From an optimization exercise on the open Yosys and OpenROAD flow, aimed at small area; shortcuts taken in it are not production practice. Only simulation tests tie the RTL to the original design; equivalence was not proved. Some runs may be left out. An edit can pass the tests and still lose a function that they never use. With no activity given, the tool overestimates toggling in this design, so its power and IR-drop figures are unreliable.

$ cat flow/config.mk
export PLATFORM = sky130hd
export DESIGN_NAME = FFT_8point_16bit
export DESIGN_NICKNAME = FFT_8point_16bit
export VERILOG_FILES = /design/flow/design.v
export SDC_FILE = /design/flow/constraint.sdc
export NUM_CORES = 4
export LEC_CHECK = 0
export CAP_MARGIN = 20
export CORE_MARGIN = 2
export CORE_UTILIZATION = 40
export SLEW_MARGIN = 20
$ cat flow/constraint.sdc
create_clock -name core_clock -period 8.5 [get_ports {clk}]
set_input_delay 1.7000 -clock core_clock [delete_from_list [all_inputs] [get_ports {clk}]]
set_output_delay 1.7000 -clock core_clock [all_outputs]
set_load 0.01 [all_outputs]
$ cat flow/design.v
`timescale 1ns / 1ps
module full_adder(
    input a,
    input b,
    input c,
    output sum,
    output carry
    );
assign sum= a ^ b ^ c;
assign carry = a&b | b&c | c&a;
endmodule
`timescale 1ns / 1ps
module memory_reg_16bit(
	 input [15:0] d,
    input en,clk,rst,
    output [15:0] q
    );
	 reg [15:0] mem;
always@(posedge clk) begin
	if(rst)	mem<=16'b0;
	else begin
		if(en)
			mem<=d;
		else
			mem<=16'b0;
	end
end
assign q=mem;
endmodule
`timescale 1ns / 1ps
module adder_16bit(
    input [15:0] a,b,
	 input ctrl,en,clk,rst,
    output [15:0] sum
     );
	 wire [15:0] sum1,sum2;
	 wire [15:1] carry;
	 full_adder X1(a[0],ctrl^b[0],ctrl,sum1[0],carry[1]);
	 full_adder X2(a[1],ctrl^b[1],carry[1],sum1[1],carry[2]);
	 full_adder X3(a[2],ctrl^b[2],carry[2],sum1[2],carry[3]);
	 full_adder X4(a[3],ctrl^b[3],carry[3],sum1[3],carry[4]);
	 full_adder X5(a[4],ctrl^b[4],carry[4],sum1[4],carry[5]);
	 full_adder X6(a[5],ctrl^b[5],carry[5],sum1[5],carry[6]);
	 full_adder X7(a[6],ctrl^b[6],carry[6],sum1[6],carry[7]);
	 full_adder X8(a[7],ctrl^b[7],carry[7],sum1[7],carry[8]);
	 full_adder X9(a[8],ctrl^b[8],carry[8],sum1[8],carry[9]);
	 full_adder X10(a[9],ctrl^b[9],carry[9],sum1[9],carry[10]);
	 full_adder X11(a[10],ctrl^b[10],carry[10],sum1[10],carry[11]);
	 full_adder X12(a[11],ctrl^b[11],carry[11],sum1[11],carry[12]);
	 full_adder X13(a[12],ctrl^b[12],carry[12],sum1[12],carry[13]);
	 full_adder X14(a[13],ctrl^b[13],carry[13],sum1[13],carry[14]);
	 full_adder X15(a[14],ctrl^b[14],carry[14],sum1[14],carry[15]);
	 full_adder X16(a[15],ctrl^b[15],carry[15],sum1[15],);
	 memory_reg_16bit R1(sum1,en,clk,rst,sum2);
	 assign sum=sum2;
endmodule
`timescale 1ns / 1ps
module constant_multiplier_16bit_RSH1(
    input [15:0] in,
    output [15:0] out
    );
	assign out[0]=in[1];
	assign out[1]=in[2];
	assign out[2]=in[3];
	assign out[3]=in[4];
	assign out[4]=in[5];
	assign out[5]=in[6];
	assign out[6]=in[7];
	assign out[7]=in[8];
	assign out[8]=in[9];
	assign out[9]=in[10];
	assign out[10]=in[11];
	assign out[11]=in[12];
	assign out[12]=in[13];
	assign out[13]=in[14];
	assign out[14]=in[15];
	assign out[15]=in[15];
endmodule
`timescale 1ns / 1ps
module constant_multiplier_16bit_1byroot2(
    input [15:0] in,
	 input en,clk,rst,
    output [15:0] out
    );
	 wire[15:0] o [8:1];
	 wire[15:0] t1,t2,t3,t4,t5;
constant_multiplier_16bit_RSH1 X1(in,o[1]);
constant_multiplier_16bit_RSH1 X2(o[1],o[2]);
constant_multiplier_16bit_RSH1 X3(o[2],o[3]);
constant_multiplier_16bit_RSH1 X4(o[3],o[4]);
constant_multiplier_16bit_RSH1 X5(o[4],o[5]);
constant_multiplier_16bit_RSH1 X6(o[5],o[6]);
constant_multiplier_16bit_RSH1 X7(o[6],o[7]);
constant_multiplier_16bit_RSH1 X8(o[7],o[8]);
adder_16bit A1(o[1],o[3],1'b0,en,clk,rst,t1);
adder_16bit A2(o[4],o[6],1'b0,en,clk,rst,t2);
adder_16bit A3(t1,t2,1'b0,en,clk,rst,t3);
memory_reg_16bit d4(o[8],en,clk,rst,t4);
memory_reg_16bit d5(t4,en,clk,rst,t5);
adder_16bit A4(t3,t5,1'b0,en,clk,rst,out);
endmodule
`timescale 1ns / 1ps
module butterfly1_FFT(
    input [15:0] a,b,
	 input en,clk,rst,ctrl,
    output [15:0] c,d
    );
	adder_16bit A1(b,a,ctrl,en,clk,rst,c);
	adder_16bit A2(a,b,~ctrl,en,clk,rst,d);
endmodule
`timescale 1ns / 1ps
module butterfly2_FFT(
    input [15:0] r,i,
	 input en,clk,rst,
    output [15:0] r1,i1,r2,i2 );
	 wire [15:0] _i;
	 memory_reg_16bit R1(r,en,clk,rst,r1);
	 memory_reg_16bit R2(i,en,clk,rst,i1);
	 memory_reg_16bit R3(r,en,clk,rst,r2);
	 memory_reg_16bit R4(i,en,clk,rst,_i);
	 assign i2=-_i;
endmodule
`timescale 1ns / 1ps
module complex_multiplier_FFT(
    input [15:0] a,b,
	 input en,clk,rst,ctrl,
    output [15:0] r,i
    );
	 wire [15:0] t1,t2,r1,i1;
	adder_16bit A1(b,a,ctrl,en,clk,rst,t1);  
	adder_16bit A2(b,a,~ctrl,en,clk,rst,t2); 
	constant_multiplier_16bit_1byroot2 X1(t1,en,clk,rst,r1);
	constant_multiplier_16bit_1byroot2 X2(t2,en,clk,rst,i1);
	assign r=r1;
	assign i=i1;
endmodule
`timescale 1ns / 1ps
module delay_16bit_4unit(
    input [15:0] in,
    input en,clk,rst,
    output [15:0] out
    );
	 wire [15:0] t[2:0];
	memory_reg_16bit d1(in,en,clk,rst,t[0]);
	memory_reg_16bit d2(t[0],en,clk,rst,t[1]);
	memory_reg_16bit d3(t[1],en,clk,rst,t[2]);
	memory_reg_16bit d4(t[2],en,clk,rst,out);
endmodule
`timescale 1ns / 1ps
module FFT_8point_16bit(
    input [15:0] x0,x1,x2,x3,x4,x5,x6,x7,
	 input en,clk,rst,
    output [15:0] r7,r6,r5,r4,r3,r2,r1,r0,i7,i6,i5,i4,i3,i2,i1,i0);
	 wire [15:0] w[7:0];  
	 wire [15:0] r [7:0];  
	 wire [15:0] i [7:0];  
	 wire [15:0] t1,t2,t3,t4;  
	 wire [15:0] re[7:0];  
	 wire [15:0] im[7:0];  
	 assign r[6]=16'b0;
	 assign i0=16'b0;
	 assign i4=16'b0;
	butterfly1_FFT BF1(x0,x4,en,clk,rst,1'b0,w[0],w[1]);
	butterfly1_FFT BF2(x6,x2,en,clk,rst,1'b0,w[2],w[3]);
	butterfly1_FFT BF3(x1,x5,en,clk,rst,1'b0,w[4],w[5]);
	butterfly1_FFT BF4(x7,x3,en,clk,rst,1'b0,w[6],w[7]);
	butterfly1_FFT BF5(w[0],w[2],en,clk,rst,1'b0,re[0],re[2]);
	butterfly2_FFT BF6(w[1],w[3],en,clk,rst,re[1],im[1],re[3],im[3]);
	butterfly1_FFT BF7(w[4],w[6],en,clk,rst,1'b0,re[4],im[6]);
	delay_16bit_4unit D1(re[0],en,clk,rst,r[0]);   
	delay_16bit_4unit D2(re[2],en,clk,rst,r[2]);
	delay_16bit_4unit D3(re[1],en,clk,rst,r[1]);
	delay_16bit_4unit D4(re[3],en,clk,rst,r[3]);
	delay_16bit_4unit D5(re[4],en,clk,rst,r[4]);
	delay_16bit_4unit D6(im[1],en,clk,rst,i[1]);
	delay_16bit_4unit D7(im[3],en,clk,rst,i[3]);
	delay_16bit_4unit D8(im[6],en,clk,rst,i[6]);
	butterfly2_FFT BF8(w[5],w[7],en,clk,rst,t1,t2,t3,t4);
	complex_multiplier_FFT C1(t1,t2,en,clk,rst,1'b0,r[5],i[5]);
	complex_multiplier_FFT C2(t3,t4,en,clk,rst,1'b1,i[7],r[7]);
	butterfly1_FFT BF9(r[0],r[4],en,clk,rst,1'b0,r0,r4);
	butterfly1_FFT BF10(r[1],r[5],en,clk,rst,1'b0,r1,r5);
	butterfly1_FFT BF11(r[2],r[6],en,clk,rst,1'b0,r2,r6);
	butterfly1_FFT BF12(r[3],i[7],en,clk,rst,1'b0,r3,r7);  
	assign i[2]=16'b0;
	butterfly1_FFT BF13(i[1],i[5],en,clk,rst,1'b0,i1,i5);
	butterfly1_FFT BF14(i[2],i[6],en,clk,rst,1'b0,i6,i2);
	butterfly1_FFT BF15(r[7],i[3],en,clk,rst,1'b1,i3,i7);  
endmodule
$ cat flow/run.sh
#!/bin/bash
# synth_recipe.tcl (not shown) runs the flow's synth.tcl, then flattens the netlist and writes it again
# the make line also repeats each setting of config.mk as NAME=value (left out here)
make -C /OpenROAD-flow-scripts/flow DESIGN_CONFIG=/design/flow/config.mk WORK_HOME=/design/flow/orfs CLKGATE_MAP_FILE= SYNTH_SCRIPT=/design/flow/synth_recipe.tcl finish
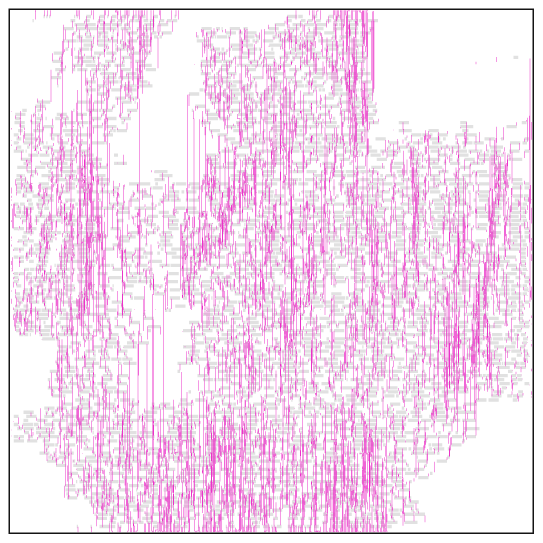
Figure 1: run 1, M2 wires.
Drawn at 1.5 px/um.
wire length on this layer: 42.9 mm
longest straight run: 162 um
share of all routed wire: 48%
final routed wirelength across all metal layers: 88.4 mm
overall via count from detail_route: 23,758
met2 global-route usage: 0.253

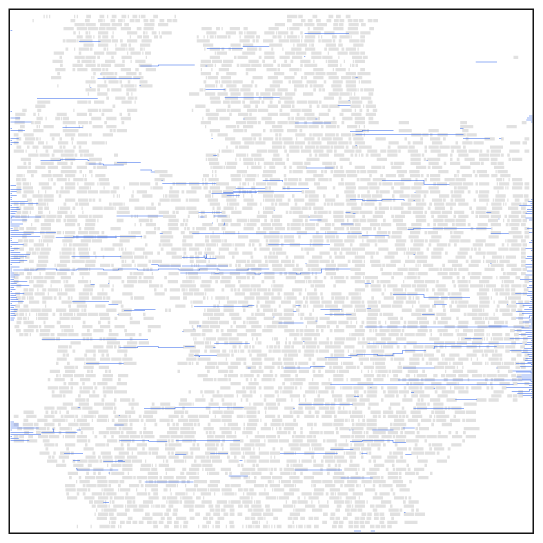
Figure 2: run 1, the metal 3 layer.
Drawn at 1.5 px/um.
longest straight run: 122 um
share of all routed wire: 4.7%
wire length on this layer: 4,140 um
main direction: horizontal

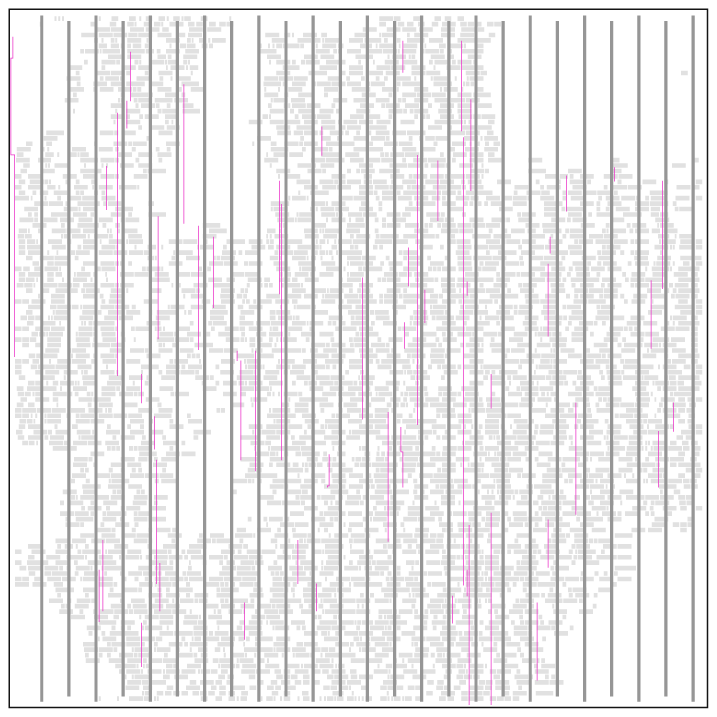
Figure 3: run 1, M4 wires.
Drawn at 2 px/um. Supply wires on this layer in grey.
share of all routed wire: 2.7%
longest straight run: 224 um

==> run summary, run 1 <==
Logic synthesis:
- Yosys printed 4 warnings.
- Sorting the synthesized cells by how often they occur yields 1,268 x dfxtp_1, 971 x and2_1, 568 x fa_1.
- By area the synthesized netlist is led by dfxtp_1 54%, fa_1 24%, and2_1 13%.
- In this run the mean area of a mapped cell was 12.8 um^2.
- The cell area that synthesis handed to floorplanning was 47,400 um^2.
- By instance count, the leading cell after synthesis is dfxtp_1.
- Counting every instance in the synthesized netlist gives 3,709.
- The most used flip-flop cell after synthesis is dfxtp_1.
- Of all flip-flops after synthesis, the portion carrying an async set or reset was 0.

Clock tree:
- In this run the deepest clock path goes through 3 buffers.
- The clock reaches the later pin of the worst-skew pair after 0.73 ns.
- The number of clock buffers added by TritonCTS is 136.
- The total number of clock tree sinks is 1,268.
- After clock tree synthesis, the clock-pin slew on the worst setup and hold paths is 0.06 ns.
- For this design, the CTS-stage hold fixing added 0 buffers.
- Once the clock tree was built, the setup fixing pass inserted 0 buffers.

Floorplan:
- The number of rows created at floorplan is 126.
- The initial core utilization is 0.402.
- The vertical die dimension is 348 um.
- For this design the top-level I/O count stands at 387.
- The die boundary width is 348 um.

Status:
- The flow ran to the end and the layout has no timing, DRC or antenna violations.

Hold path:
- The type of the worst min-delay path is reg -> reg.

Placement:
- At the end of routability-driven placement, the weighted congestion stood at 0.808.

Timing:
- Summed over all failing endpoints, the final setup total negative slack is 0 ns.
- Setup repair after global routing left no endpoint under its margin.
- The worst pin sits at a relative slew slack of 0.371.
- The final worst-path cycle share is 0.895.
- The final count of pins violating max slew is 0.
- Derived from the worst setup path, the maximum achievable clock frequency is 0.131 GHz.
- The final hold violation count is 0.

Final layout:
- The final standard cell count with taps included and fillers excluded is 5,686.
- The filler cell count is 10,488.
- Of all the cell area in the finished design, non-clock buffers hold 0.0644.
- Relative to the synthesized area, the layout overhead comes to 20.0%.
- The fraction of area in multi-input gates is 0.359.
- The sequential cell count is 1,268.
- The fraction of final cell area spent on clock buffers and inverters in this run is 0.0826.
- Counting plain and timing-repair buffers in the layout gives 362.
- The number of clock buffers in the layout is 188.
- The number of antenna diodes is 2.

Global routing:
- The initial antenna violation count is 9.
- The busiest metal layer after global routing is met2.

Route:
- The first detailed-routing pass ran for 4 iterations.
- After detailed routing, the average wire length per cell comes to 15.5 um.

Setup path:
- STA puts the critical path data arrival time at 8.17 ns.
- Along the worst path, the maximum fanout reaches 2.
- STA puts the critical path data required time at 9.07 ns.

Run:
- The tool flagged a number of max-cap violations equal to 0.
==> run 1: path summary, 6_finish.rpt <==
check | start | to | slack, ns | depth (start not counted)
setup / recovery | x1[0] | BF3.A2.R1.mem[15] | 0.89 | 19
hold / removal | D4.d3.mem[14] | D4.d4.mem[14] | 0.40 | 1
setup reg to reg | D6.d4.mem[0] | BF15.A1.R1.mem[15] | 0.93 | 18
hold reg to reg | D4.d3.mem[14] | D4.d4.mem[14] | 0.40 | 1
==> run 1: metrics by stage <==
stage | util | setup slack [ns] | instance area, um^2
4_1_cts | 0.483 | 0.829 | 56900
6_report | 0.483 | 0.895 | 56900
5_1_grt | 0.483 | 0.606 | 56900
3_3_place_gp | 0.443 | 0.217 | 52200
3_5_place_dp | 0.443 | 0.178 | 52200
2_1_floorplan | - | 0.963 | 47600
==> run 1: kinds of logic after synthesis <==
logic type,Yosys count,share of synthesized area
other,1,0.0000790
xor gates and xnor gates,82,0.0151
DFF,1268,0.535
muxes,1,0.000237
and+or+nand+nor,1312,0.157
buffers and inverters,414,0.0371
AOI/OAI and AO/OA,9,0.00135
adders and majority gates,622,0.254
==> run 1: critical path, cell delays in order <==
cell             delay, ns
clkdlybuf4s50_1       0.48
inv_1                 0.05
ha_1                  0.20
fa_1                  0.39
fa_1                  0.41
fa_1                  0.40
fa_1                  0.39
fa_1                  0.39
fa_1                  0.39
fa_1                  0.39
fa_1                  0.39
fa_1                  0.39
fa_1                  0.39
fa_1                  0.39
fa_1                  0.40
fa_1                  0.40
fa_1                  0.39
xnor2_1               0.16
nor2_1                0.05
==> run 1: placed cells by master (no fill, tap or decap), types with 16 or more instances in the layout <==
cell type and n:
ha_1 54, clkbuf_16 142, dfxtp_1 1268, bufinv_16 16, clkbuf_1 24, clkdlybuf4s50_1 354, inv_1 218, and2_1 971
fa_1 568, xor2_1 27, xnor2_1 55, clkbuf_8 22, clkinv_2 20, nor2_1 299, conb_1 32
==> run 1: routing by layer <==
layer / vias to the layer above / part of all wire
met3: 140 / 0.047
li1: 11627 / -
met5: - / 0
met4: 0 / 0.027
met2: 421 / 0.48
met1: 11570 / 0.44
==> run 2: too many edits to list; what changed since run 1 <==
flow/design.v: 189 -> 3259 lines; modules unchanged: 9
  FFT_8point_16bit: edited, 40 -> 3110 lines
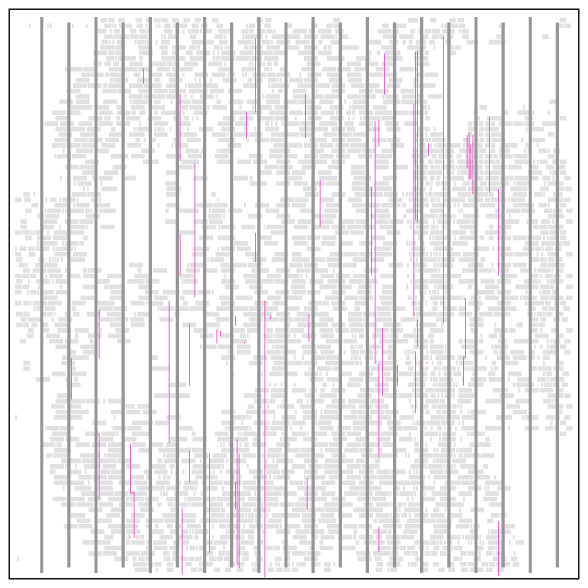
Figure 4: run 2, M4 wires.
Drawn at 2 px/um. Supply wires on this layer in grey.
main direction: vertical
share of all routed wire: 3.3%
nets with wire on the layer: 31
overall via count from detail_route: 15,074
final routed wirelength across all metal layers: 57.0 mm

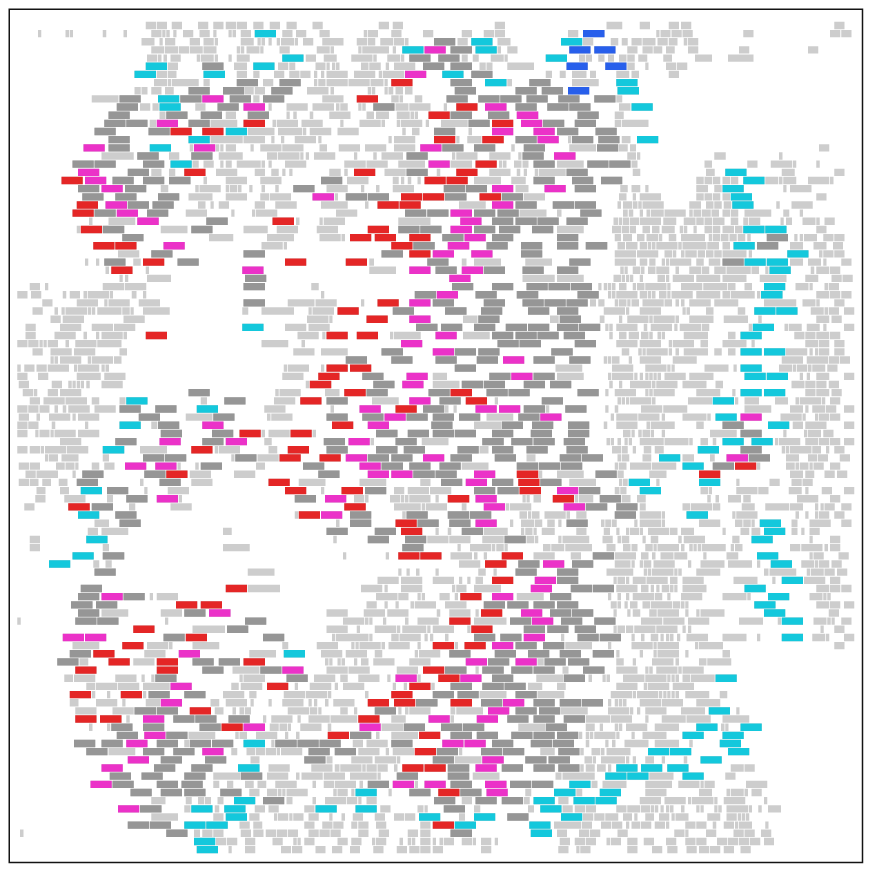
Figure 5: run 2, sequential cells coloured by netlist name.
Drawn at 3 px/um.
legend:
  cyan:
    name_in_the_netlist: `q7`
    sequential_cells: 126
    where: widely spread
  magenta:
    name_in_the_netlist: `q3`
    sequential_cells: 120
  blue:
    name_in_the_netlist: `v`
    sequential_cells: 6
  red:
    name_in_the_netlist: `q1`
    sequential_cells: 121
flip-flop and latch share of the layout cell area: 0.439
end-of-flow core utilization: 0.502
Sequential Area: 17,100 um^2

==> run 2 against run 1 <==
Now fails the layout checks on setup timing. Flip-flop and latch count fell by 415. Sequential share of layout area fell by 0.65 points. Hold slack got worse by 0.098 ns. Via count fell by 37%. Setup slack got worse by 1.8 ns. Global-route usage fell by 0.69 points. Area after synthesis fell by 34%. Register-to-register slack got worse by 1.0 ns. Critical endpoint is now q7[122]. Highest routed layer is now met5.
==> run summary, run 2 <==
Status:
- The flow ran to the end, but the layout failed its checks.
- The checks that failed were setup timing.

Setup path:
- The worst-case register-to-register setup slack is -0.10 ns.
- The launching point of the worst reg2reg path is v[5].
- For the worst setup path, the data required time is 9.00 ns.

Route:
- Before antenna repair, the detailed router went through 5 iterations.
- The detail-routed net length per standard cell is 14.7 um.

Placement:
- The weighted congestion reported at the end of routability-driven placement is 0.809.
- The standard cell area after detailed placement is 35,400 um^2.

Final layout:
- After routing the design area is 38,900 um^2.
- The area growth from synthesis to layout is 24.0%.
- Excluding fillers, the count of instances in the completed layout stands at 3,875.
- Leaving out fill and tap cells, the most frequent cells in the layout are 853 x dfxtp_1, 559 x inv_1, 351 x clkdlybuf4s50_1.

Timing:
- Once routing completed, OpenROAD measured the worst setup slack at -0.905 ns.
- The count of endpoints failing setup in the final report is 8.
- The final count of pins violating max slew is 0.
- Setup repair after global routing could not meet its margin everywhere.
- Dividing the final minimum period by the clock period gives 1.11.
- After routing, the total negative slack on setup checks comes to -4.89 ns.
- Timing would allow up to 0.106 GHz.

Floorplan:
- The initial core utilization is 0.405.
- For this design the top-level I/O count stands at 387.
- From left edge to right edge, the die measures 284 um.

Global routing:
- The initial antenna violation count is 5.

Logic synthesis:
- Counting flops with an async set or reset pin after synthesis yields a share of 0.
- The cell count after synthesis came out at 2,388.
- The commonest register cell after synthesis is dfxtp_1.

Run:
- The max-capacitance violation count is 0.

Clock tree:
- The total number of clock tree sinks is 853.
- The clock latency of the later-clocked register in the worst-skew pair is 0.62 ns.
- The clock transition at the register clock pins on the worst setup and hold paths after CTS is 0.06 ns.

Power:
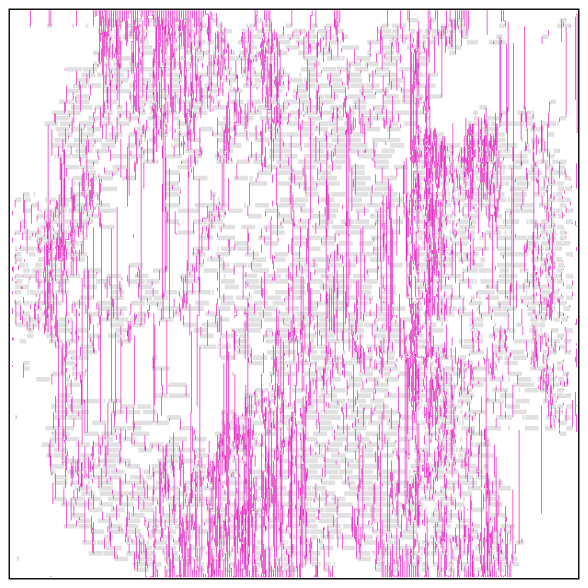
Figure 6: run 2, M2 wires.
Drawn at 2 px/um.
main direction: vertical
longest straight run: 148 um
nets with wire on the layer: 2,945
share of all routed wire: 52%
wire length on this layer: 29.6 mm
met2 global-route usage: 0.258

-- run 2: kinds of logic (layout without fill, tap and decap cells) --
group / Yosys count / count (layout) / synth area share
compound gates: 15 / 15 / 0.00327
xor+xnor: 62 / 62 / 0.0185
fa+ha+maj: 470 / 470 / 0.279
buf+inv: 826 / 1240 / 0.128
flops: 853 / 853 / 0.545
mux: 1 / 1 / 0.000319
other cells: 1 / 33 / 0.000120
simple gates: 160 / 161 / 0.0260
-- run 2: repair_timing --
item                       4_1_cts  5_1_grt
gates resized for setup         21       30
pin swaps                       13        8
setup buffers                   50        8
setup endpoints to repair       14       21
cloned                           1        0
-- run 2: layout make-up --
type,count,area [um^2],area share
sequential,853,17100,0.439
multi-input combinational,741,10600,0.272
timing repair buffer,523,4890,0.126
clock buffer,108,2330,0.0600
inverter,570,2140,0.0551
tap,1040,1300,0.0335
clock inverter,39,539,0.0139
antenna,1,2.50,0.0000644
-- run 2: worst max-delay path, stage by stage --
cell and delay (ns):
buf_8 0.11, and3b_4 0.31, buf_6 0.11, nand2_4 0.05, inv_4 0.06, fa_1 0.44, fa_1 0.52, fa_1 0.53
inv_2 0.04, fa_2 0.54, inv_2 0.04, buf_6 0.10, maj3_2 0.31, fa_2 0.38, fa_2 0.40, fa_2 0.37
fa_2 0.35, fa_2 0.35, fa_2 0.36, fa_2 0.35, fa_2 0.36, fa_2 0.39, fa_2 0.35, fa_2 0.40
fa_2 0.37, fa_2 0.35, xor2_2 0.15, xnor2_1 0.12
-- run 2: layer usage --
metal | track usage | up-vias | wire, um
met5 | 0 | - | 51
met4 | 0.0607 | 8 | 1890
met3 | 0.0326 | 115 | 2910
met2 | 0.258 | 309 | 29600
met1 | 0.167 | 7354 | 22600
li1 | - | 7288 | -
-- run 2: how the worst min path moves through the flow --
stage | startpoint | end | slack [ns] | cells after the start
2_1_floorplan | q1[101] | q2[100] | 0.31 | 0
3_3_place_gp | q5[43] | q6[43] | 0.31 | 0
3_5_place_dp | q2[22] | q3[22] | 0.31 | 0
4_1_cts | q3[86] | q4[86] | 0.30 | 0
5_1_grt | q3[86] | q4[86] | 0.30 | 0
6_report | q3[86] | q4[86] | 0.31 | 0

static timing again, ports no longer ideal:
In the flow no input, the clock included, has a driving cell. The finished layouts below were timed again as built, in two steps.
Step 1 (the two cells are an assumption about what drives the block):
set clk [get_ports {clk}]
set_driving_cell -lib_cell sky130_fd_sc_hd__clkbuf_16 $clk
set_driving_cell -lib_cell sky130_fd_sc_hd__buf_2 [delete_from_list [all_inputs] $clk]
Step 2 adds t to the input delays and takes it off the output delays; t is the mean of the earliest and latest rising clock arrival at the registers after step 1. Input paths then give back, and output paths get back, about the clock's delay inside the block.
Slacks: no drivers / after step 1 / after step 2; pairs: no drivers / after step 1.
| run | shift t [ns] | setup slack, ns | worst hold slack (ns) | worst setup path after step 2 | latest minus earliest clock arrival (ns) |
|---|---|---|---|---|---|
| run 1 | 0.784 | 0.895 / 0.931 / 0.158 | 0.404 / 0.404 / 0.404 | input to register | 0.029 / 0.029 |
| run 2 | 0.665 | -0.905 / -0.882 / -1.548 | 0.306 / 0.306 / 0.306 | input to register | 0.023 / 0.023 |
The setup slack of run 1, which loses most, moves by +0.036 ns with the drivers and by -0.737 ns with both steps.
